From an optimization exercise on the open Yosys and OpenROAD flow, aimed at small area; shortcuts taken in it are not production practice. No functional check of the RTL was part of this run. Power and IR drop assume default switching activity.

Figure 1. PDN straps and rails.
Pins as bars on the die edge. Tap cells in grey.
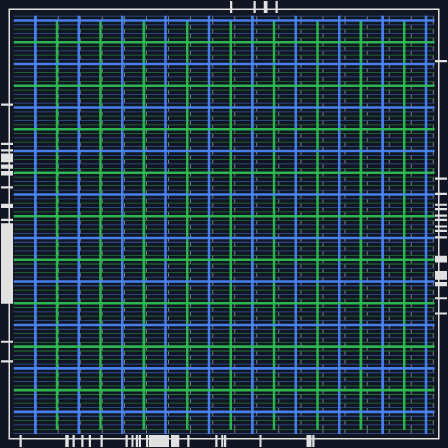
Figure 2. Cell classes on the final placement.
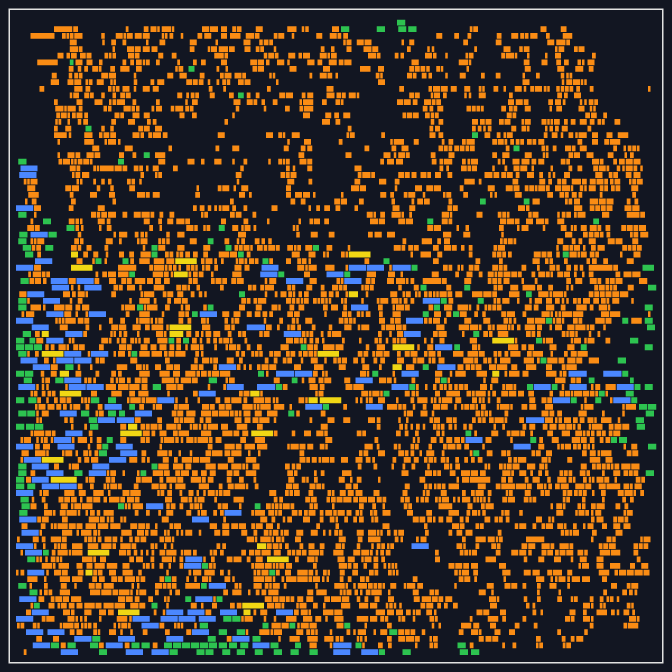
Figure 3. Clock wires, drivers and flops.
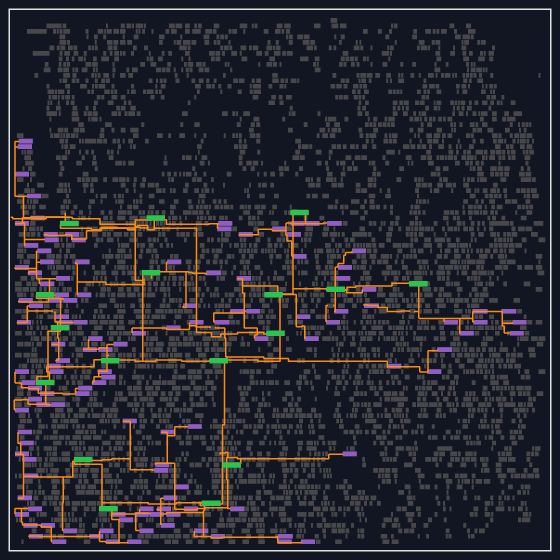
Figure 4. Metal layers overlaid.
The bar under the picture is 100 um long.
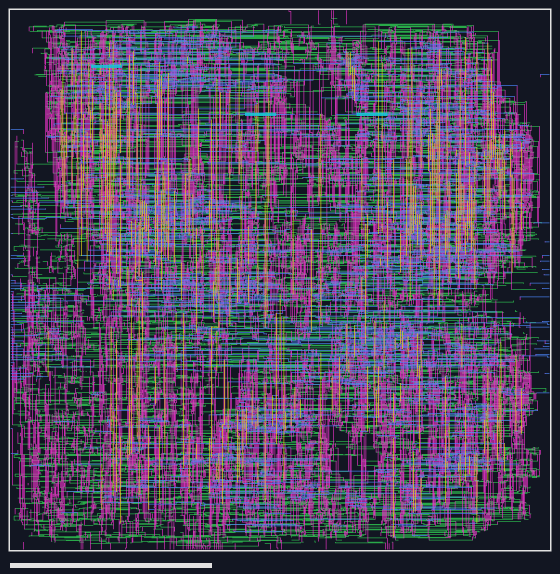
File: flow/run.sh
#!/bin/bash
# synth_recipe.tcl (not shown) runs the flow's synth.tcl, then flattens the netlist and writes it again
# the make line also repeats each setting of config.mk as NAME=value (left out here)
make -C /OpenROAD-flow-scripts/flow DESIGN_CONFIG=/design/flow/config.mk WORK_HOME=/design/flow/orfs CLKGATE_MAP_FILE= SYNTH_SCRIPT=/design/flow/synth_recipe.tcl finish
File: flow/config.mk
export PLATFORM = sky130hd
export DESIGN_NAME = abyss_engine
export DESIGN_NICKNAME = abyss_engine
export VERILOG_FILES = /design/flow/design.v
export SDC_FILE = /design/flow/constraint.sdc
export NUM_CORES = 4
export LEC_CHECK = 0
export CAP_MARGIN = 20
export CORE_MARGIN = 2
export CORE_UTILIZATION = 40
export SLEW_MARGIN = 20
File: flow/constraint.sdc
create_clock -name core_clock -period 12.0 [get_ports {clk}]
set_input_delay 2.4000 -clock core_clock [delete_from_list [all_inputs] [get_ports {clk}]]
set_output_delay 2.4000 -clock core_clock [all_outputs]
set_load 0.01 [all_outputs]
File: flow/design.v
`timescale 1ns / 1ps
module abyss_engine(
    input clk,
    input rst,
    input frame,
    input start,
    input restart,
    input moveright,
    input moveleft,
    input movedown,
    input moveup,
    output reg [1:0] cstate,
    output reg [10:0] charx,
    output reg [10:0] chary,
    output reg [10:0] monx,
    output reg [10:0] mony,
    output reg [10:0] keyx,
    output reg [10:0] keyy,
    output reg [10:0] gatex,
    output reg [10:0] gatey,
    output reg gatestate,
    output reg [1:0] direction,
    output reg [3:0] bignum,
    output reg [3:0] mednum,
    output reg [3:0] smallnum,
    output reg winflag,
    output reg deathflag,
    output reg timeflag,
    output reg [1:0] jumpframe
);
wire [1:0] nstate;  
assign nstate[1] = (cstate[1]&~restart)|(cstate[0]&~restart&deathflag)|(cstate[0]&~restart&winflag);
assign nstate[0] = (cstate[0]&~restart&~winflag)|(~cstate[1]&~cstate[0]&start)|(cstate[1]&cstate[0]&~restart);
always @(posedge clk)
begin
    if (rst)
        cstate <= 2'b00;
    else
        cstate <= nstate;
end
reg [3:0] cooldown;
reg [6:0] framecount;
reg tlstate;
reg brstate;
reg upstate;
reg restartCount;
reg [6:0] jumpcount;
reg gameoverflag;
reg [10:0] cx, cy, mx, my, kx, ky, gx, gy;
always @(posedge clk)
    if (rst)
    begin
        charx <= 11'd280;
        chary <= 11'd20;
        monx <= 11'd470;
        mony <= 11'd320;
        keyx <= 11'd360;
        keyy <= 11'd25;
        gatex <= 11'd30;
        gatey <= 11'd420;
        gatestate <= 0;
        direction <= 2'b00;
        bignum <= 4'd0;
        mednum <= 4'd9;
        smallnum <= 4'd9;
        framecount <= 0;
        cooldown <= 0;
        winflag <= 0;
        deathflag <= 0;
        timeflag <= 0;
        gameoverflag <= 0;
        jumpframe <= 0;
        jumpcount <= 0;
        tlstate <= 1;
        brstate <= 0;
        upstate <= 0;
        restartCount <= 0;
    end
    else if (frame)
    begin
        cx = charx; cy = chary; mx = monx; my = mony;
        kx = keyx; ky = keyy; gx = gatex; gy = gatey;
        if (bignum == 0 && mednum == 0 && smallnum == 0)
        begin
            timeflag <= 1;
            deathflag <= 1;
        end
        if ((bignum != 0 || mednum != 0 || smallnum != 0) && cstate == 1)         
        begin
            framecount <= framecount + 1;
            if (framecount == 60)
            begin
                framecount <= 0;
                smallnum <= smallnum - 1;
                if (smallnum == 0)
                begin
                    smallnum <= 9;
                    mednum <= mednum - 1;
                    if (mednum == 0)
                    begin
                        mednum <= 9;
                        bignum <= bignum - 1;
                    end
                end
            end
        end
        if (cstate == 3 && gameoverflag == 0 && jumpframe != 3)
        begin
            jumpcount <= jumpcount + 1;
            if (jumpcount == 75)
            begin
                jumpframe <= jumpframe + 1;
                jumpcount <= 0;
                if (jumpframe == 3)
                    gameoverflag <= 1;
            end
        end
        cooldown <= cooldown + 1;
        if (cooldown == 2)
        begin
            cooldown <= 0;
            if (restart == 1)
            begin
                bignum <= 4'd0;
                mednum <= 4'd9;
                smallnum <= 4'd9;
                cx = 11'd280;
                charx <= 11'd280;
                cy = 11'd20;
                chary <= 11'd20;
                mx = 11'd470;
                monx <= 11'd470;
                my = 11'd320;
                mony <= 11'd320;
                restartCount <= restartCount + 1;
                gatestate <= 0;
                deathflag <= 0;
                timeflag <= 0;
                gameoverflag <= 0;
                jumpframe <= 0;
                winflag <= 0;
                tlstate <= 1;
                brstate <= 0;
                upstate <= 0;
                if (restartCount == 1)
                begin
                    restartCount <= 0;
                    kx = 11'd30;
                    keyx <= 11'd30;
                    ky = 11'd425;
                    keyy <= 11'd425;
                    gx = 11'd360;
                    gatex <= 11'd360;
                    gy = 11'd30;
                    gatey <= 11'd30;
                end
                else
                begin                
                    kx = 11'd360;
                    keyx <= 11'd360;
                    ky = 11'd30;
                    keyy <= 11'd30;
                    gx = 11'd30;
                    gatex <= 11'd30;
                    gy = 11'd425;
                    gatey <= 11'd425;
                end
            end
            else
          if (moveright && (cx + 22 + 10 < 640) && (cx + 22> 0) &&
                    ((cx + 4 >= 15 & cx + 22 <= 55 & cy >= 15 & cy + 28 <= 260) ||(cx + 4 >= 15 & cx + 22 <= 55 & cy >= 275 & cy + 28 <= 395) 
                    ||(cx + 4 >= 15 & cx + 22 <= 625 & cy >= 410 & cy + 28 <= 465)
                    ||(cx + 4 >= 15 & cx + 22 <= 250 & cy >= 15 & cy + 28 <= 70) ||(cx + 4 >= 335 & cx + 22 <= 625 & cy >= 15 & cy + 28 <= 70) 
                    ||(cx + 4 >= 570 & cx + 22 <= 625 & cy >= 15 & cy + 28 <= 140) ||(cx + 4 >= 265 & cx + 22 <= 320 & cy >= 0 & cy + 28 <= 140) 
                    ||(cx + 4 >= 70 & cx + 22 <= 320 & cy >=85 & cy + 28 <=140) ||(cx + 4 >= 505 & cx + 22 <= 625 & cy >=85 & cy + 28 <=140)
                    ||(cx + 4 >= 335 & cx + 22 <= 490 & cy >=85 & cy + 28 <= 140) ||(cx + 4 >=505 & cx + 22 <=640 & cy >= 155 & cy + 28 <= 205) 
                    ||(cx + 4 >=505 & cx + 22 <= 555 & cy >=85 & cy + 28 <= 205) ||(cx + 4 >= 265 & cx + 22 <= 320 & cy >=300 & cy + 28 <= 465) 
                    ||(cx + 4 >= 570 & cx + 22 <=625 & cy >= 155 & cy + 28 <= 245) ||(cx + 4 >= 445 & cx + 22 <= 625 & cy >= 213 & cy + 28 <= 245)
                    ||(cx + 4 >= 445 & cx + 22 <= 490 & cy >= 85 & cy + 28 <= 245) ||(cx + 4 >= 505 & cx + 22 <=555 & cy >= 220 & cy + 28 <=300) 
                    ||(cx + 4 >= 445 & cx + 22 <= 555 & cy >= 260 & cy + 28 <= 300)||(cx + 4 >= 585 & cx + 22 <= 625 & cy >=315 & cy + 28 <= 465) 
                    ||(cx + 4 >= 515 & cx + 22 <=570 & cy >= 315 & cy + 28 <= 395) ||(cx + 4 >= 335 & cx + 22 <= 380 & cy >=85  & cy + 28 <= 260)
                    ||(cx + 4 >= 395 & cx + 22 <= 625 & cy >=315 & cy + 28 <= 360)||(cx + 4 >= 390 & cx + 22 <=435 & cy >= 85 & cy + 28 <= 140)
                    ||(cx + 4 >= 390 & cx + 22 <=435 & cy >= 155 & cy + 28 <= 360) 
                    ||(cx + 4 >= 265 & cx + 22 <=390 & cy >= 375 & cy + 28 <= 410)||(cx + 4 >= 265 & cx + 22 <= 350 & cy >=300 & cy + 28 <= 345) 
                    ||(cx + 4 >= 265 & cx + 22 <=380 & cy >= 215 & cy + 28 <= 260) ||(cx + 4 >= 185 & cx + 22 <= 235 & cy >= 215 & cy + 28 <= 465)
                    ||(cx + 4 >= 70 & cx + 22 <= 125 & cy >=85 & cy + 28 <= 200) ||(cx + 4 >= 15  & cx + 22 <=125 & cy >= 155 & cy + 28 <= 200) 
                    ||(cx + 4 >=15 & cx + 22 <= 125 & cy >= 215 & cy + 28 <= 260)||(cx + 4 >= 15 & cx + 22 <= 125 & cy >=275 & cy + 28 <= 315) 
                    ||(cx + 4 >= 70 & cx + 22 <=125 & cy >= 215 & cy + 28 <= 315) ||(cx + 4 >= 15 & cx + 22 <= 175 & cy >= 355 & cy + 28 <= 395)
                     ||(cx + 4 >= 135 & cx + 22 <=235 & cy >= 315 & cy + 28 <= 395) 
                    ||(cx + 4 >= 135 & cx + 22 <= 435 & cy >= 155 & cy + 28 <= 200)||(cx + 4 >= 135 & cx + 22 <= 180 & cy >=155 & cy + 28 <= 300) 
                    ||(cx + 4 >= 135 & cx + 22 <=235 & cy >= 215 & cy + 28 <= 300)))
          begin
                direction <= 2'b11;
                charx <= cx + 4;
          end
          else if (moveleft && (cx - 4 < 640) && (cx - 4> 0) && 
                    ((cx - 4 >= 15 & cx + 14 <= 55 & cy >= 15 & cy + 28 <= 260) ||(cx - 4 >= 15 & cx + 14 <= 55 & cy >= 275 & cy + 28 <= 395) 
                    ||(cx - 4 >= 15 & cx + 14 <= 625 & cy >= 410 & cy + 28 <= 465)
                    ||(cx - 4 >= 15 & cx + 14 <= 250 & cy >= 15 & cy + 28 <= 70) ||(cx - 4 >= 335 & cx + 14 <= 625 & cy >= 15 & cy + 28 <= 70) 
                    ||(cx - 4 >= 570 & cx + 14 <= 625 & cy >= 15 & cy + 28 <= 140) ||(cx - 4 >= 265 & cx + 14 <= 320 & cy >= 0 & cy + 28 <= 140) 
                    ||(cx - 4 >= 70 & cx + 14 <= 320 & cy >=85 & cy + 28 <=140) ||(cx - 4 >= 505 & cx + 14 <= 625 & cy >=85 & cy + 28 <=140)
                    ||(cx - 4 >= 335 & cx + 14 <= 490 & cy >=85 & cy + 28 <= 140) ||(cx - 4 >=505 & cx + 14 <=640 & cy >= 155 & cy + 28 <= 205) 
                    ||(cx - 4 >=505 & cx + 14 <= 555 & cy >=85 & cy + 28 <= 205) ||(cx - 4 >= 265 & cx + 14 <= 320 & cy >=300 & cy + 28 <= 465) 
                    ||(cx - 4 >= 570 & cx + 14 <=625 & cy >= 155 & cy + 28 <= 245) ||(cx - 4 >= 445 & cx + 14 <= 625 & cy >= 213 & cy + 28 <= 245)
                    ||(cx - 4 >= 445 & cx + 14 <= 490 & cy >= 85 & cy + 28 <= 245) ||(cx - 4 >= 505 & cx + 14 <=555 & cy >= 220 & cy + 28 <=300) 
                    ||(cx - 4 >= 445 & cx + 14 <= 555 & cy >= 260 & cy + 28 <= 300)||(cx - 4 >= 585 & cx + 14 <= 625 & cy >=315 & cy + 28 <= 465) 
                    ||(cx - 4 >= 515 & cx + 14 <=570 & cy >= 315 & cy + 28 <= 395) ||(cx - 4 >= 335 & cx + 14 <= 380 & cy >=85  & cy + 28 <= 260)
                    ||(cx - 4 >= 395 & cx + 14 <= 625 & cy >=315 & cy + 28 <= 360)||(cx - 4 >= 390 & cx + 14 <=435 & cy >= 85 & cy + 28<= 140)
                    ||(cx - 4 >= 390 & cx + 14 <=435 & cy >= 155 & cy + 28 <= 360) 
                    ||(cx - 4 >= 265 & cx + 14 <=390 & cy >= 375 & cy + 28 <= 410)||(cx - 4 >= 265 & cx + 14 <= 350 & cy >=300 & cy + 28 <= 345) 
                    ||(cx - 4 >= 265 & cx + 14 <=380 & cy >= 215 & cy + 28 <= 260) ||(cx - 4 >= 185 & cx + 14 <= 235 & cy >= 215 & cy + 28 <= 465)
                    ||(cx - 4 >= 70 & cx + 14 <= 125 & cy >=85 & cy + 28 <= 200) ||(cx - 4 >= 15  & cx + 14 <=125 & cy >= 155 & cy + 28 <= 200) 
                    ||(cx - 4 >=15 & cx + 14 <= 125 & cy >= 215 & cy + 28 <= 260)||(cx - 4 >= 15 & cx + 14 <= 125 & cy >=275 & cy + 28 <= 315) 
                    ||(cx - 4 >= 70 & cx + 14 <=125 & cy >= 215 & cy + 28 <= 315) ||(cx - 4 >= 15 & cx + 14 <= 175 & cy >= 355 & cy + 28 <= 395)
                     ||(cx - 4 >= 135 & cx + 14 <=235 & cy >= 315 & cy + 28 <= 395) 
                    ||(cx - 4 >= 135 & cx + 14 <= 435 & cy >= 155 & cy + 28 <= 200)||(cx - 4 >= 135 & cx + 14 <= 180 & cy >=155 & cy + 28 <= 300) 
                    ||(cx - 4 >= 135 & cx + 14 <=235 & cy >= 215 & cy + 28 <= 300)))
          begin
                direction <= 2'b10;
                charx <= cx - 4;
          end
          else if (movedown && (cy + 32 + 10 < 480) && (cy + 32> 0) && 
                    ((cx >= 15 & cx + 18 <= 55 & cy + 4 >= 15 & cy + 32 <= 260) ||(cx >= 15 & cx + 18 <= 55 & cy + 4 >= 275 & cy + 32 <= 395) 
                    ||(cx >= 15 & cx + 18 <= 625 & cy + 4 >= 410 & cy + 32 <= 465)
                    ||(cx >= 15 & cx + 18 <= 250 & cy + 4 >= 15 & cy + 32 <= 70) ||(cx >= 335 & cx + 18 <= 625 & cy + 4 >= 15 & cy + 32 <= 70) 
                    ||(cx >= 570 & cx + 18 <= 625 & cy + 4 >= 15 & cy + 32 <= 140) ||(cx >= 265 & cx + 18 <= 320 & cy + 4 >= 0 & cy + 32 <= 140) 
                    ||(cx >= 70 & cx + 18 <= 320 & cy + 4 >=85 & cy + 32 <=140) ||(cx >= 505 & cx + 18 <= 625 & cy + 4 >=85 & cy + 32 <=140)
                    ||(cx >= 335 & cx + 18 <= 490 & cy + 4 >=85 & cy + 32 <= 140) ||(cx >=505 & cx + 18 <=640 & cy + 4 >= 155 & cy + 32 <= 205) 
                    ||(cx >=505 & cx + 18 <= 555 & cy + 4 >=85 & cy + 32 <= 205) ||(cx >= 265 & cx + 18 <= 320 & cy + 4 >=300 & cy + 32 <= 465) 
                    ||(cx >= 570 & cx + 18 <=625 & cy + 4 >= 155 & cy + 32 <= 245) ||(cx >= 445 & cx + 18 <= 625 & cy + 4 >= 213 & cy + 32 <= 245)
                    ||(cx >= 445 & cx + 18 <= 490 & cy + 4 >= 85 & cy + 32 <= 245) ||(cx >= 505 & cx + 18 <=555 & cy + 4 >= 220 & cy + 32 <=300) 
                    ||(cx >= 445 & cx + 18 <= 555 & cy + 4 >= 260 & cy + 32 <= 300)||(cx >= 585 & cx + 18 <= 625 & cy + 4 >=315 & cy + 32 <= 465) 
                    ||(cx >= 515 & cx + 18 <=570 & cy + 4 >= 315 & cy + 32 <= 395) ||(cx >= 335 & cx + 18 <= 380 & cy + 4 >=85  & cy + 32 <= 260)
                    ||(cx >= 395 & cx + 18 <= 625 & cy + 4 >=315 & cy + 32 <= 360) ||(cx >= 390 & cx + 18 <=435 & cy + 4 >= 85 & cy + 32 <= 140)
                    ||(cx >= 390 & cx + 18 <=435 & cy + 4 >= 155 & cy + 32 <= 360) 
                    ||(cx >= 265 & cx + 18 <=390 & cy + 4 >= 375 & cy + 32 <= 410)||(cx >= 265 & cx + 18 <= 350 & cy + 4 >=300 & cy + 32 <= 345) 
                    ||(cx >= 265 & cx + 18 <=380 & cy + 4 >= 215 & cy + 32 <= 260) ||(cx >= 185 & cx + 18 <= 235 & cy + 4 >= 215 & cy + 32 <= 465)
                    ||(cx >= 70 & cx + 18 <= 125 & cy + 4 >=85 & cy + 32 <= 200) ||(cx >= 15  & cx + 18 <=125 & cy + 4 >= 155 & cy + 32 <= 200) 
                    ||(cx >=15 & cx + 18 <= 125 & cy + 4 >= 215 & cy + 32 <= 260)||(cx >= 15 & cx + 18 <= 125 & cy + 4 >=275 & cy + 32 <= 315) 
                    ||(cx >= 70 & cx + 18 <=125 & cy + 4 >= 215 & cy + 32 <= 315) ||(cx >= 15 & cx + 18 <= 175 & cy + 4 >= 355 & cy + 32 <= 395)
                     ||(cx >= 135 & cx + 18 <=235 & cy + 4 >= 315 & cy + 32 <= 395) 
                    ||(cx >= 135 & cx + 18 <= 435 & cy + 4 >= 155 & cy + 32 <= 200)||(cx >= 135 & cx + 18 <= 180 & cy + 4 >=155 & cy + 32 <= 300) 
                    ||(cx >= 135 & cx + 18 <=235 & cy + 4 >= 215 & cy + 32 <= 300)))
          begin
                direction <= 2'b00;
                chary <= cy + 4;
          end
          else if ((moveup && (cy - 4 < 480) && (cy - 4 > 0)) && 
                    ((cx >= 15 & cx + 18 <= 55 & cy - 4 >= 15 & cy + 24 <= 260) ||(cx >= 15 & cx + 18 <= 55 & cy - 4 >= 275 & cy + 24 <= 395) 
                    ||(cx >= 15 & cx + 18 <= 625 & cy - 4 >= 410 & cy + 24 <= 465)
                    ||(cx >= 15 & cx + 18 <= 250 & cy - 4 >= 15 & cy + 24 <= 70) ||(cx >= 335 & cx + 18 <= 625 & cy - 4 >= 15 & cy + 24 <= 70) 
                    ||(cx >= 570 & cx + 18 <= 625 & cy - 4 >= 15 & cy + 24 <= 140) ||(cx >= 265 & cx + 18 <= 320 & cy - 4 >= 0 & cy + 24 <= 140) 
                    ||(cx >= 70 & cx + 18 <= 320 & cy - 4 >=85 & cy + 24 <=140) ||(cx >= 505 & cx + 18 <= 625 & cy - 4 >=85 & cy + 24 <=140)
                    ||(cx >= 335 & cx + 18 <= 490 & cy - 4 >=85 & cy + 24 <= 140) ||(cx >=505 & cx + 18 <=640 & cy - 4 >= 155 & cy + 24 <= 205) 
                    ||(cx >= 505 & cx + 18 <= 555 & cy - 4 >=85 & cy + 24 <= 205) ||(cx >= 265 & cx + 18 <= 320 & cy - 4 >=300 & cy + 24 <= 465) 
                    ||(cx >= 570 & cx + 18 <=625 & cy - 4 >= 155 & cy + 24 <= 245) ||(cx >= 445 & cx + 18 <= 625 & cy - 4 >= 213 & cy + 24 <= 245)
                    ||(cx >= 445 & cx + 18 <= 490 & cy - 4 >= 85 & cy + 24 <= 245) ||(cx >= 505 & cx + 18 <=555 & cy - 4 >= 220 & cy + 24 <=300) 
                    ||(cx >= 445 & cx + 18 <= 555 & cy - 4 >= 260 & cy + 24 <= 300)||(cx >= 585 & cx + 18 <= 625 & cy - 4 >=315 & cy + 24 <= 465) 
                    ||(cx >= 515 & cx + 18 <=570 & cy - 4 >= 315 & cy + 24 <= 395) ||(cx >= 335 & cx + 18 <= 380 & cy - 4 >=85  & cy + 24 <= 260)
                    ||(cx >= 395 & cx + 18 <= 625 & cy - 4 >=315 & cy + 24 <= 360) ||(cx >= 390 & cx + 18 <=435 & cy - 4 >= 85 & cy + 24 <= 140)
                    ||(cx >= 390 & cx + 18 <=435 & cy - 4 >= 155 & cy + 24 <= 360)  
                    ||(cx >= 265 & cx + 18 <=390 & cy - 4 >= 375 & cy + 24 <= 410)||(cx >= 265 & cx + 18 <= 350 & cy - 4 >=300 & cy + 24 <= 345) 
                    ||(cx >= 265 & cx + 18 <=380 & cy - 4 >= 215 & cy + 24 <= 260) ||(cx >= 185 & cx + 18 <= 235 & cy - 4 >= 215 & cy + 24 <= 465)
                    ||(cx >= 70 & cx + 18 <= 125 & cy - 4 >=85 & cy + 24 <= 200) ||(cx >= 15  & cx + 18 <=125 & cy - 4 >= 155 & cy + 24 <= 200) 
                    ||(cx >= 15 & cx + 18 <= 125 & cy - 4 >= 215 & cy + 24 <= 260)||(cx >= 15 & cx + 18 <= 125 & cy - 4 >=275 & cy + 24 <= 315) 
                    ||(cx >= 70 & cx + 18 <=125 & cy - 4 >= 215 & cy + 24 <= 315) ||(cx >= 15 & cx + 18 <= 175 & cy - 4 >= 355 & cy + 24 <= 395)
                    ||(cx >= 135 & cx + 18 <=235 & cy - 4 >= 315 & cy + 24 <= 395) 
                    ||(cx >= 135 & cx + 18 <= 435 & cy - 4 >= 155 & cy + 24 <= 200)||(cx >= 135 & cx + 18 <= 180 & cy - 4 >=155 & cy + 24 <= 300) 
                    ||(cx >= 135 & cx + 18 <=235 & cy - 4 >= 215 & cy + 24 <= 300)))
          begin
                direction <= 2'b01;
                chary <= cy - 4;
          end
      if ((cx + 17 > mx) && (cx < mx + 35) && (cy + 25 > my) && (cy < my + 50))
                deathflag <= 1;
      if ((cx + 10 > kx) && (cx < kx + 10) && (cy + 10 > ky) && (cy < ky + 10))
                gatestate <= 1;
      if ((cx + 10 > gx) && (cx < gx + 10) && (cy + 17 > gy) && (cy < gy + 17) && gatestate == 1)
                winflag <= 1;
      if (cstate==1)
      begin
            if ( (cx + 17 > mx) && (cx < mx + 35) &&
           (((cx >= 390 & cx <=435 & cy >= 155 & cy <= 360)&&(mx >= 390 & mx <=435 & my >= 155 & my <= 360))||
            ((cx >= 335 & cx <= 380 & cy >=85  & cy <= 260)&&(mx >= 335 & mx <= 380 & my >=85  & my <= 260))||
            ((cx >= 185 & cx <= 235 & cy >= 215 & cy <= 465)&&(mx >= 185 & mx <= 235 & my >= 215 & my <= 465))))
           begin
               if (cy + 25 > my)
                    mony <= my + 16;
               else if (cy < my + 50)
                    mony <= my - 16;
               end 
          else if ( (cy + 25 > my) && (cy < my + 50) && 
            (((cx >= 135 & cx <=435 & cy >= 155 & cy <= 200)&&(mx >= 135 & mx <=435 & my >= 155 & my <= 200))||
            ((cy >= 400 & cy <= 465)&&(my >= 400 & my <= 465))||
            ((cx >= 395 & cx <= 625 & cy >=315 & cy <= 360) && (mx >= 395 & mx <= 625 & my >=315 & my <= 360))))
               begin
               if (cx + 17 > mx)
                    monx <= mx + 16;
               else if (cx < mx + 35)
                    monx <= mx - 16;
               end 
          else
          begin
            if (tlstate == 1)
            begin
                if (
                        ((mx - 4 >= 15 & mx + 11 <= 55 & my >= 15 & my + 25 <= 260) ||(mx - 4 >= 15 & mx + 11 <= 55 & my >= 275 & my + 25 <= 395) 
                        ||(mx - 4 >= 15 & mx + 11 <= 625 & my >= 410 & my + 25 <= 465)
                        ||(mx - 4 >= 15 & mx + 11 <= 250 & my >= 15 & my + 25 <= 70) ||(mx - 4 >= 335 & mx + 11 <= 625 & my >= 15 & my + 25 <= 70) 
                        ||(mx - 4 >= 570 & mx + 11 <= 625 & my >= 15 & my + 25 <= 140) ||(mx - 4 >= 265 & mx + 11 <= 320 & my >= 0 & my + 25 <= 140) 
                        ||(mx - 4 >= 70 & mx + 11 <= 320 & my >=85 & my + 25 <=140) ||(mx - 4 >= 505 & mx + 11 <= 625 & my >=85 & my + 25 <=140)
                        ||(mx - 4 >= 335 & mx + 11 <= 490 & my >=85 & my + 25 <= 140) ||(mx - 4 >=505 & mx + 11 <=640 & my >= 155 & my + 25 <= 205) 
                        ||(mx - 4 >=505 & mx + 11 <= 555 & my >=85 & my + 25 <= 205) ||(mx - 4 >= 265 & mx + 11 <= 320 & my >=300 & my + 25 <= 465) 
                        ||(mx - 4 >= 570 & mx + 11 <=625 & my >= 155 & my + 25 <= 245) ||(mx - 4 >= 445 & mx + 11 <= 625 & my >= 213 & my + 25 <= 245)
                        ||(mx - 4 >= 445 & mx + 11 <= 490 & my >= 85 & my + 25 <= 245) ||(mx - 4 >= 505 & mx + 11 <=555 & my >= 220 & my + 25 <=300) 
                        ||(mx - 4 >= 445 & mx + 11 <= 555 & my >= 260 & my + 25 <= 300)||(mx - 4 >= 585 & mx + 11 <= 625 & my >=315 & my + 25 <= 465) 
                        ||(mx - 4 >= 515 & mx + 11 <=570 & my >= 315 & my + 25 <= 395) ||(mx - 4 >= 335 & mx + 11 <= 380 & my >=85  & my + 25 <= 260)
                        ||(mx - 4 >= 395 & mx + 11 <= 625 & my >=315 & my + 25 <= 360) ||(mx - 4 >= 390 & mx + 11 <=435 & my >= 85 & my + 25 <= 140)
                        ||(mx - 4 >= 390 & mx + 11 <=435 & my >= 155 & my + 25 <= 360) 
                        ||(mx - 4 >= 265 & mx + 11 <=390 & my >= 375 & my + 25 <= 410)||(mx - 4 >= 265 & mx + 11 <= 350 & my >=300 & my + 25 <= 345) 
                        ||(mx - 4 >= 265 & mx + 11 <=380 & my >= 215 & my + 25 <= 260) ||(mx - 4 >= 185 & mx + 11 <= 235 & my >= 215 & my + 25 <= 465)
                        ||(mx - 4 >= 70 & mx + 11 <= 125 & my >=85 & my + 25 <= 200) ||(mx - 4 >= 15  & mx + 11 <=125 & my >= 155 & my + 25 <= 200) 
                        ||(mx - 4 >=15 & mx + 11 <= 125 & my >= 215 & my + 25 <= 260)||(mx - 4 >= 15 & mx + 11 <= 125 & my >=275 & my + 25 <= 315) 
                        ||(mx - 4 >= 70 & mx + 11 <=125 & my >= 215 & my + 25 <= 315) ||(mx - 4 >= 15 & mx + 11 <= 175 & my >= 355 & my + 25 <= 395)
                         ||(mx - 4 >= 135 & mx + 11 <=235 & my >= 315 & my + 25 <= 395) 
                        ||(mx - 4 >= 135 & mx + 11 <= 435 & my >= 155 & my + 25 <= 200)||(mx - 4 >= 135 & mx + 11 <= 180 & my >=155 & my + 25 <= 300) 
                        ||(mx - 4 >= 135 & mx + 11 <=235 & my >= 215 & my + 25 <= 300)))
              begin
                    monx <= mx - 5;
              end
              else if (
                        ((mx >= 15 & mx + 15 <= 55 & my - 4 >= 15 & my + 21 <= 260) ||(mx >= 15 & mx + 15 <= 55 & my - 4 >= 275 & my + 21 <= 395) 
                        ||(mx >= 15 & mx + 15 <= 625 & my - 4 >= 410 & my + 21 <= 465)
                        ||(mx >= 15 & mx + 15 <= 250 & my - 4 >= 15 & my + 21 <= 70) ||(mx >= 335 & mx + 15 <= 625 & my - 4 >= 15 & my + 21 <= 70) 
                        ||(mx >= 570 & mx + 15 <= 625 & my - 4 >= 15 & my + 21 <= 140) ||(mx >= 265 & mx + 15 <= 320 & my - 4 >= 0 & my + 21 <= 140) 
                        ||(mx >= 70 & mx + 15 <= 320 & my - 4 >=85 & my + 21 <=140) ||(mx >= 505 & mx + 15 <= 625 & my - 4 >=85 & my + 21 <=140)
                        ||(mx >= 335 & mx + 15 <= 490 & my - 4 >=85 & my + 21 <= 140) ||(mx >=505 & mx + 15 <=640 & my - 4 >= 155 & my + 21 <= 205) 
                        ||(mx >= 505 & mx + 15 <= 555 & my - 4 >=85 & my + 21 <= 205) ||(mx >= 265 & mx + 15 <= 320 & my - 4 >=300 & my + 21 <= 465) 
                        ||(mx >= 570 & mx + 15 <=625 & my - 4 >= 155 & my + 21 <= 245) ||(mx >= 445 & mx + 15 <= 625 & my - 4 >= 213 & my + 21 <= 245)
                        ||(mx >= 445 & mx + 15 <= 490 & my - 4 >= 85 & my + 21 <= 245) ||(mx >= 505 & mx + 15 <=555 & my - 4 >= 220 & my + 21 <=300) 
                        ||(mx >= 445 & mx + 15 <= 555 & my - 4 >= 260 & my + 21 <= 300)||(mx >= 585 & mx + 15 <= 625 & my - 4 >=315 & my + 21 <= 465) 
                        ||(mx >= 515 & mx + 15 <=570 & my - 4 >= 315 & my + 21 <= 395) ||(mx >= 335 & mx + 15 <= 380 & my - 4 >=85  & my + 21 <= 260)
                        ||(mx >= 395 & mx + 15 <= 625 & my - 4 >=315 & my + 21 <= 360) ||(mx >= 390 & mx + 15 <=435 & my - 4 >= 85 & my + 21 <= 140)
                        ||(mx >= 390 & mx + 15 <=435 & my - 4 >= 155 & my + 21 <= 360) 
                        ||(mx >= 265 & mx + 15 <=390 & my - 4 >= 375 & my + 21 <= 410)||(mx >= 265 & mx + 15 <= 350 & my - 4 >=300 & my + 21 <= 345) 
                        ||(mx >= 265 & mx + 15 <=380 & my - 4 >= 215 & my + 21 <= 260) ||(mx >= 185 & mx + 15 <= 235 & my - 4 >= 215 & my + 21 <= 465)
                        ||(mx >= 70 & mx + 15 <= 125 & my - 4 >=85 & my + 21 <= 200) ||(mx >= 15  & mx + 15 <=125 & my - 4 >= 155 & my + 21 <= 200) 
                        ||(mx >= 15 & mx + 15 <= 125 & my - 4 >= 215 & my + 21 <= 260)||(mx >= 15 & mx + 15 <= 125 & my - 4 >=275 & my + 21 <= 315) 
                        ||(mx >= 70 & mx + 15 <=125 & my - 4 >= 215 & my + 21 <= 315) ||(mx >= 15 & mx + 15 <= 175 & my - 4 >= 355 & my + 21 <= 395)
                        ||(mx >= 135 & mx + 15 <=235 & my - 4 >= 315 & my + 21 <= 395) 
                        ||(mx >= 135 & mx + 15 <= 435 & my - 4 >= 155 & my + 21 <= 200)||(mx >= 135 & mx + 15 <= 180 & my - 4 >=155 & my + 21 <= 300) 
                        ||(mx >= 135 & mx + 15 <=235 & my - 4 >= 215 & my + 21 <= 300)))
              begin
                    mony <= my - 5;
              end
            else
            begin
                tlstate <= 0;
                brstate <= 1;
            end
        end
        else if (brstate == 1)
            begin
                if (
                    ((mx >= 15 & mx + 15 <= 55 & my + 4 >= 15 & my + 29 <= 260) ||(mx >= 15 & mx + 15 <= 55 & my + 4 >= 275 & my + 29 <= 395) 
                    ||(mx >= 15 & mx + 15 <= 625 & my + 4 >= 410 & my + 29 <= 465)
                    ||(mx >= 15 & mx + 15 <= 250 & my + 4 >= 15 & my + 29 <= 70) ||(mx >= 335 & mx + 15 <= 625 & my + 4 >= 15 & my + 29 <= 70) 
                    ||(mx >= 570 & mx + 15 <= 625 & my + 4 >= 15 & my + 29 <= 140) ||(mx >= 265 & mx + 15 <= 320 & my + 4 >= 0 & my + 29 <= 140) 
                    ||(mx >= 70 & mx + 15 <= 320 & my + 4 >=85 & my + 29 <=140) ||(mx >= 505 & mx + 15 <= 625 & my + 4 >=85 & my + 29 <=140)
                    ||(mx >= 335 & mx + 15 <= 490 & my + 4 >=85 & my + 29 <= 140) ||(mx >=505 & mx + 15 <=640 & my + 4 >= 155 & my + 29 <= 205) 
                    ||(mx >=505 & mx + 15 <= 555 & my + 4 >=85 & my + 29 <= 205) ||(mx >= 265 & mx + 15 <= 320 & my + 4 >=300 & my + 29 <= 465) 
                    ||(mx >= 570 & mx + 15 <=625 & my + 4 >= 155 & my + 29 <= 245) ||(mx >= 445 & mx + 15 <= 625 & my + 4 >= 213 & my + 29 <= 245)
                    ||(mx >= 445 & mx + 15 <= 490 & my + 4 >= 85 & my + 29 <= 245) ||(mx >= 505 & mx + 15 <=555 & my + 4 >= 220 & my + 29 <=300) 
                    ||(mx >= 445 & mx + 15 <= 555 & my + 4 >= 260 & my + 29 <= 300)||(mx >= 585 & mx + 15 <= 625 & my + 4 >=315 & my + 29 <= 465) 
                    ||(mx >= 515 & mx + 15 <=570 & my + 4 >= 315 & my + 29 <= 395) ||(mx >= 335 & mx + 15 <= 380 & my + 4 >=85  & my + 29 <= 260)
                    ||(mx >= 395 & mx + 15 <= 625 & my + 4 >=315 & my + 29 <= 360) ||(mx >= 390 & mx + 15 <=435 & my + 4 >= 85 & my + 29 <= 140)
                    ||(mx >= 390 & mx + 15 <=435 & my + 4 >= 155 & my + 29 <= 360) 
                    ||(mx >= 265 & mx + 15 <=390 & my + 4 >= 375 & my + 29 <= 410)||(mx >= 265 & mx + 15 <= 350 & my + 4 >=300 & my + 29 <= 345) 
                    ||(mx >= 265 & mx + 15 <=380 & my + 4 >= 215 & my + 29 <= 260) ||(mx >= 185 & mx + 15 <= 235 & my + 4 >= 215 & my + 29 <= 465)
                    ||(mx >= 70 & mx + 15 <= 125 & my + 4 >=85 & my + 29 <= 200) ||(mx >= 15  & mx + 15 <=125 & my + 4 >= 155 & my + 29 <= 200) 
                    ||(mx >=15 & mx + 15 <= 125 & my + 4 >= 215 & my + 29 <= 260)||(mx >= 15 & mx + 15 <= 125 & my + 4 >=275 & my + 29 <= 315) 
                    ||(mx >= 70 & mx + 15 <=125 & my + 4 >= 215 & my + 29 <= 315) ||(mx >= 15 & mx + 15 <= 175 & my + 4 >= 355 & my + 29 <= 395)
                     ||(mx >= 135 & mx + 15 <=235 & my + 4 >= 315 & my + 29 <= 395) 
                    ||(mx >= 135 & mx + 15 <= 435 & my + 4 >= 155 & my + 29 <= 200)||(mx >= 135 & mx + 15 <= 180 & my + 4 >=155 & my + 29 <= 300) 
                    ||(mx >= 135 & mx + 15 <=235 & my + 4 >= 215 & my + 29 <= 300))
                    && my + 29 <= 450)
          begin
                mony <= my + 5;
          end
              else if (
                        ((mx + 4 >= 15 & mx + 19 <= 55 & my >= 15 & my + 25 <= 260) ||(mx + 4 >= 15 & mx + 19 <= 55 & my >= 275 & my + 25 <= 395) 
                        ||(mx + 4 >= 15 & mx + 19 <= 625 & my >= 410 & my + 25 <= 465)
                        ||(mx + 4 >= 15 & mx + 19 <= 250 & my >= 15 & my + 25 <= 70) ||(mx + 4 >= 335 & mx + 19 <= 625 & my >= 15 & my + 25 <= 70) 
                        ||(mx + 4 >= 570 & mx + 19 <= 625 & my >= 15 & my + 25 <= 140) ||(mx + 4 >= 265 & mx + 19 <= 320 & my >= 0 & my + 25 <= 140) 
                        ||(mx + 4 >= 70 & mx + 19 <= 320 & my >=85 & my + 25 <=140) ||(mx + 4 >= 505 & mx + 19 <= 625 & my >=85 & my + 25 <=140)
                        ||(mx + 4 >= 335 & mx + 19 <= 490 & my >=85 & my + 25 <= 140) ||(mx + 4 >=505 & mx + 19 <=640 & my >= 155 & my + 25 <= 205) 
                        ||(mx + 4 >=505 & mx + 19 <= 555 & my >=85 & my + 25 <= 205) ||(mx + 4 >= 265 & mx + 19 <= 320 & my >=300 & my + 25 <= 465) 
                        ||(mx + 4 >= 570 & mx + 19 <=625 & my >= 155 & my + 25 <= 245) ||(mx + 4 >= 445 & mx + 19 <= 625 & my >= 213 & my + 25 <= 245)
                        ||(mx + 4 >= 445 & mx + 19 <= 490 & my >= 85 & my + 25 <= 245) ||(mx + 4 >= 505 & mx + 19 <=555 & my >= 220 & my + 25 <=300) 
                        ||(mx + 4 >= 445 & mx + 19 <= 555 & my >= 260 & my + 25 <= 300)||(mx + 4 >= 585 & mx + 19 <= 625 & my >=315 & my + 25 <= 465) 
                        ||(mx + 4 >= 515 & mx + 19 <=570 & my >= 315 & my + 25 <= 395) ||(mx + 4 >= 335 & mx + 19 <= 380 & my >=85  & my + 25 <= 260)
                        ||(mx + 4 >= 395 & mx + 19 <= 625 & my >=315 & my + 25 <= 360) ||(mx + 4 >= 390 & mx + 19 <=435 & my >= 85 & my + 25 <= 140) 
                         ||(mx + 4 >= 390 & mx + 19 <=435 & my >= 155 & my + 25 <= 360) 
                        ||(mx + 4 >= 265 & mx + 19 <=390 & my >= 375 & my + 25 <= 410)||(mx + 4 >= 265 & mx + 19 <= 350 & my >=300 & my + 25 <= 345) 
                        ||(mx + 4 >= 265 & mx + 19 <=380 & my >= 215 & my + 25 <= 260) ||(mx + 4 >= 185 & mx + 19 <= 235 & my >= 215 & my + 25 <= 465)
                        ||(mx + 4 >= 70 & mx + 19 <= 125 & my >=85 & my + 25 <= 200) ||(mx + 4 >= 15  & mx + 19 <=125 & my >= 155 & my + 25 <= 200) 
                        ||(mx + 4 >=15 & mx + 19 <= 125 & my >= 215 & my + 25 <= 260)||(mx + 4 >= 15 & mx + 19 <= 125 & my >=275 & my + 25 <= 315) 
                        ||(mx + 4 >= 70 & mx + 19 <=125 & my >= 215 & my + 25 <= 315) ||(mx + 4 >= 15 & mx + 19 <= 175 & my >= 355 & my + 25 <= 395)
                         ||(mx + 4 >= 135 & mx + 19 <=235 & my >= 315 & my + 25 <= 395) 
                        ||(mx + 4 >= 135 & mx + 19 <= 435 & my >= 155 & my + 25 <= 200)||(mx + 4 >= 135 & mx + 19 <= 180 & my >=155 & my + 25 <= 300) 
                        ||(mx + 4 >= 135 & mx + 19 <=235 & my >= 215 & my + 25 <= 300)))
              begin
                    monx <= mx + 5;
              end
            else
            begin
                brstate <= 0;
                upstate <= 1;
            end
           end
      else if (upstate == 1)
            begin
                if (
                    ((mx >= 15 & mx + 15 <= 55 & my - 4 >= 15 & my + 21 <= 260) ||(mx >= 15 & mx + 15 <= 55 & my - 4 >= 275 & my + 21 <= 395) 
                    ||(mx >= 15 & mx + 15 <= 625 & my - 4 >= 410 & my + 21 <= 465)
                    ||(mx >= 15 & mx + 15 <= 250 & my - 4 >= 15 & my + 21 <= 70) ||(mx >= 335 & mx + 15 <= 625 & my - 4 >= 15 & my + 21 <= 70) 
                    ||(mx >= 570 & mx + 15 <= 625 & my - 4 >= 15 & my + 21 <= 140) ||(mx >= 265 & mx + 15 <= 320 & my - 4 >= 0 & my + 21 <= 140) 
                    ||(mx >= 70 & mx + 15 <= 320 & my - 4 >=85 & my + 21 <=140) ||(mx >= 505 & mx + 15 <= 625 & my - 4 >=85 & my + 21 <=140)
                    ||(mx >= 335 & mx + 15 <= 490 & my - 4 >=85 & my + 21 <= 140) ||(mx >=505 & mx + 15 <=640 & my - 4 >= 155 & my + 21 <= 205) 
                    ||(mx >= 505 & mx + 15 <= 555 & my - 4 >=85 & my + 21 <= 205) ||(mx >= 265 & mx + 15 <= 320 & my - 4 >=300 & my + 21 <= 465) 
                    ||(mx >= 570 & mx + 15 <=625 & my - 4 >= 155 & my + 21 <= 245) ||(mx >= 445 & mx + 15 <= 625 & my - 4 >= 213 & my + 21 <= 245)
                    ||(mx >= 445 & mx + 15 <= 490 & my - 4 >= 85 & my + 21 <= 245) ||(mx >= 505 & mx + 15 <=555 & my - 4 >= 220 & my + 21 <=300) 
                    ||(mx >= 445 & mx + 15 <= 555 & my - 4 >= 260 & my + 21 <= 300)||(mx >= 585 & mx + 15 <= 625 & my - 4 >=315 & my + 21 <= 465) 
                    ||(mx >= 515 & mx + 15 <=570 & my - 4 >= 315 & my + 21 <= 395) ||(mx >= 335 & mx + 15 <= 380 & my - 4 >=85  & my + 21 <= 260)
                    ||(mx >= 395 & mx + 15 <= 625 & my - 4 >=315 & my + 21 <= 360) ||(mx >= 390 & mx + 15 <=435 & my - 4 >= 85 & my + 21 <= 140) 
                    ||(mx >= 390 & mx + 15 <=435 & my - 4 >= 155 & my + 21 <= 360) 
                    ||(mx >= 265 & mx + 15 <=390 & my - 4 >= 375 & my + 21 <= 410)||(mx >= 265 & mx + 15 <= 350 & my - 4 >=300 & my + 21 <= 345) 
                    ||(mx >= 265 & mx + 15 <=380 & my - 4 >= 215 & my + 21 <= 260) ||(mx >= 185 & mx + 15 <= 235 & my - 4 >= 215 & my + 21 <= 465)
                    ||(mx >= 70 & mx + 15 <= 125 & my - 4 >=85 & my + 21 <= 200) ||(mx >= 15  & mx + 15 <=125 & my - 4 >= 155 & my + 21 <= 200) 
                    ||(mx >= 15 & mx + 15 <= 125 & my - 4 >= 215 & my + 21 <= 260)||(mx >= 15 & mx + 15 <= 125 & my - 4 >=275 & my + 21 <= 315) 
                    ||(mx >= 70 & mx + 15 <=125 & my - 4 >= 215 & my + 21 <= 315) ||(mx >= 15 & mx + 15 <= 175 & my - 4 >= 355 & my + 21 <= 395)
                    ||(mx >= 135 & mx + 15 <=235 & my - 4 >= 315 & my + 21 <= 395) 
                    ||(mx >= 135 & mx + 15 <= 435 & my - 4 >= 155 & my + 21 <= 200)||(mx >= 135 & mx + 15 <= 180 & my - 4 >=155 & my + 21 <= 300) 
                    ||(mx >= 135 & mx + 15 <=235 & my - 4 >= 215 & my + 21 <= 300)))
                  begin
                        mony <= my - 5;
                  end
            else
            begin
                upstate <= 0;
                tlstate <= 1;
            end
       end
       end
       end
    end
end
endmodule
==> flow_summary.toml <==
[outcome]
status = "complete, no violations"

[worst_setup_path]
crit_path_depth = 19
worstReg2RegEnd = "chary[9]"
critical-path-max-stage-delay_ns = 0.62
regToRegStartpoint = "charx[3]"
critPathCaptureType = "flip-flop"
worst_setup_path_startpoint = "restart"
crit_fanout = 87
cp_data_required_time_ns = 12.43
timing.critical_path.cells = "clkbuf_8 -> buf_4 -> nand2b_1 -> clkinv_1 -> ha_1 -> buf_4 -> a211oi_1 -> nor3_1 -> o211ai_1 -> nand2_1 -> nor3_1 -> o21ai_1 -> o2111ai_1 -> a2111o_1 -> o31a_1 -> nand2b_4 -> a21o_1 -> mux2_1 -> nor2_1"
worstSetupEndpoint = "mony[0]"
reg2reg_slack_ns = 5.55
critical_path_buf_inv_count = 4

[clock_tree]
post_cts_setup_buffer_count = 0
clock_tree.root_cell = "clkbuf_16"
clk_pin_slew_worst_paths_ns = 0.07
cts-htree-levels = 4
cts_tree = "built"
tritoncts.num_buffers = 17

[place]
dp.final_hpwl_um = 118000
placedCellCount = 4975
dpl_cell_area_um2 = 29500

[final_layout]
multi_input_area_share_pct = 77.8
area_delta_synth_final_pct = 8.55
final-instance-count-excl-fill = 5008
drive_gt1_share_pct = 7.58
layout.clock_buffers = 17
multi_input_comb_area_um2 = 23500
final.fill_count = 7358
seq_area_um2 = 2590
diodes = 0
mostFrequentLayoutCells = "nor2_1, nand2_1, a21oi_1"
layout_commonest_cell = "nor2_1"

[sta]
tightest_slew_ns = 1.20
final_min_period_over_clock_period_pct = 75.3
timing.final.crit_period_ns = 9.03
timing.hold.ws_ns = 0.478
timing.final.hold_violations = 0
finalSetupViolations = 0
max_slew_margin_pct = 18.9
drv_slew = 0
clock.fmax_mhz = 111

[run]
timing.max_cap.violations = 0

[grt]
grt_start_max_net_pins = 88
number_of_global_route_vias_before_repair = 33335
globalRouteMet1Util_pct = 58.0
track_usage_pct = 42.5
grt_util_met3_pct = 13.0

[pwr]
power_leader = "clock"
power.combinational.fraction_pct = 20.6
share_seq_of_total_power_pct = 34.1
p_int_uw = 815
design_power_total_mw = 1.29
p_sw_uw = 471
power_density_nw_per_um2 = 42.6
sequentialPower_uw = 439
comb_cell_power_uw = 265

[min_path]
hp-class = "flip-flop to flip-flop"
hold-path-cell-count = 2

[synth]
synth_top_cell_by_area = "dfxtp_1"
synthMuxAreaShare_pct = 2.02
mappedNetlistArea_um2 = 27800
synth-adder-area-share_pct = 8.77
synth_top_family_by_area = "compound AO/OA/AOI/OAI gates"
synth.top_cells.by_count = "nor2_1, nand2_1, a21oi_1, o21ai_0, ha_1"
fraction_of_synthesized_cell_area_in_xor_and_xnor_cells_pct = 5.35
postSynth.asyncResetShare_pct = 0
synth-seq-cells = 129

[route]
wl_um = 157000
met2RoutedLength_um = 62600
highest-signal-layer = "met5"
wl_met3_um = 21700
route.layer.met1.wl_um = 64400
drt-initial-drc-count = 6004
routed_via_density = 7.23
first_pass_iters = 9

[floorplan]
floorplan.initialDensity_pct = 40.5
## Picture notes: Figure 1
| colour | net |
|---|---|
| blue | VSS |
| green | VDD |
tap cells: 931
rows: 96
signal pins: 119
maximum VDD drop: 0.000105 V
Die Ht: 268 um
Die Width: 268 um
Core Area: 68,700 um^2

## Picture notes: Figure 2
| colour | class | cells | share of their area |
|---|---|---|---|
| yellow | clock drivers and dummy loads | 32 | 2.1% |
| orange | all other logic | 3,704 | 83% |
| green | other buffers and delay cells | 212 | 6.5% |
| blue | flip-flops | 129 | 8.9% |
final non-filler cell area: 30,200 um^2
fraction of the core area covered by cells at the end of the flow: 43.9%
number of rows created at floorplan: 96
share of the final layout cell area in sequential cells: 8.59%

## Picture notes: Figure 3
[green] cells driving clock nets | count: 17
[purple] flip-flops | count: 129
[orange] clock wires | length: 2,670 um
routed clock nets: 18
Fin Clk Skew: 0.0247 ns
clock network latency to the later pin of the worst-skew pair: 0.50 ns
clock power share: 45.3%
clk pwr: 583 uW

## Picture notes: Figure 4
| colour | layer | wire length |
|---|---|---|
| yellow | met4 | 8,640 um |
| cyan | met5 | 41.4 um |
| blue | met3 | 21.7 mm |
| magenta | met2 | 62.6 mm |
| green | met1 | 64.4 mm |
vias after detailed routing: 36,219
average detailed-routed wire length per instance: 31.4 um

afterwards: timing with drivers on the ports:
Ports are ideal in the flow. The routed layout listed here was re-timed in OpenROAD.
Step 1: set_driving_cell puts a clkbuf_16 on clk and a buf_2 on each other input, an assumption about the parent block.
Step 2 moves the port delays by t, midway between the first and last clock arrival at a register: inputs arrive t later, outputs are due t later. That takes back most of the time a late clock gives input paths.
Slacks: ideal ports / drivers / drivers and shift; pairs: ideal ports / drivers.
t (ns): 0.550
slack for setup (ns): 2.970 / 2.993 / 2.443
pins driven straight from the clock port: 1
After both steps this run still meets setup and hold. For this run, drivers alone change the setup slack by +0.023 ns; drivers and shift together by -0.527 ns.
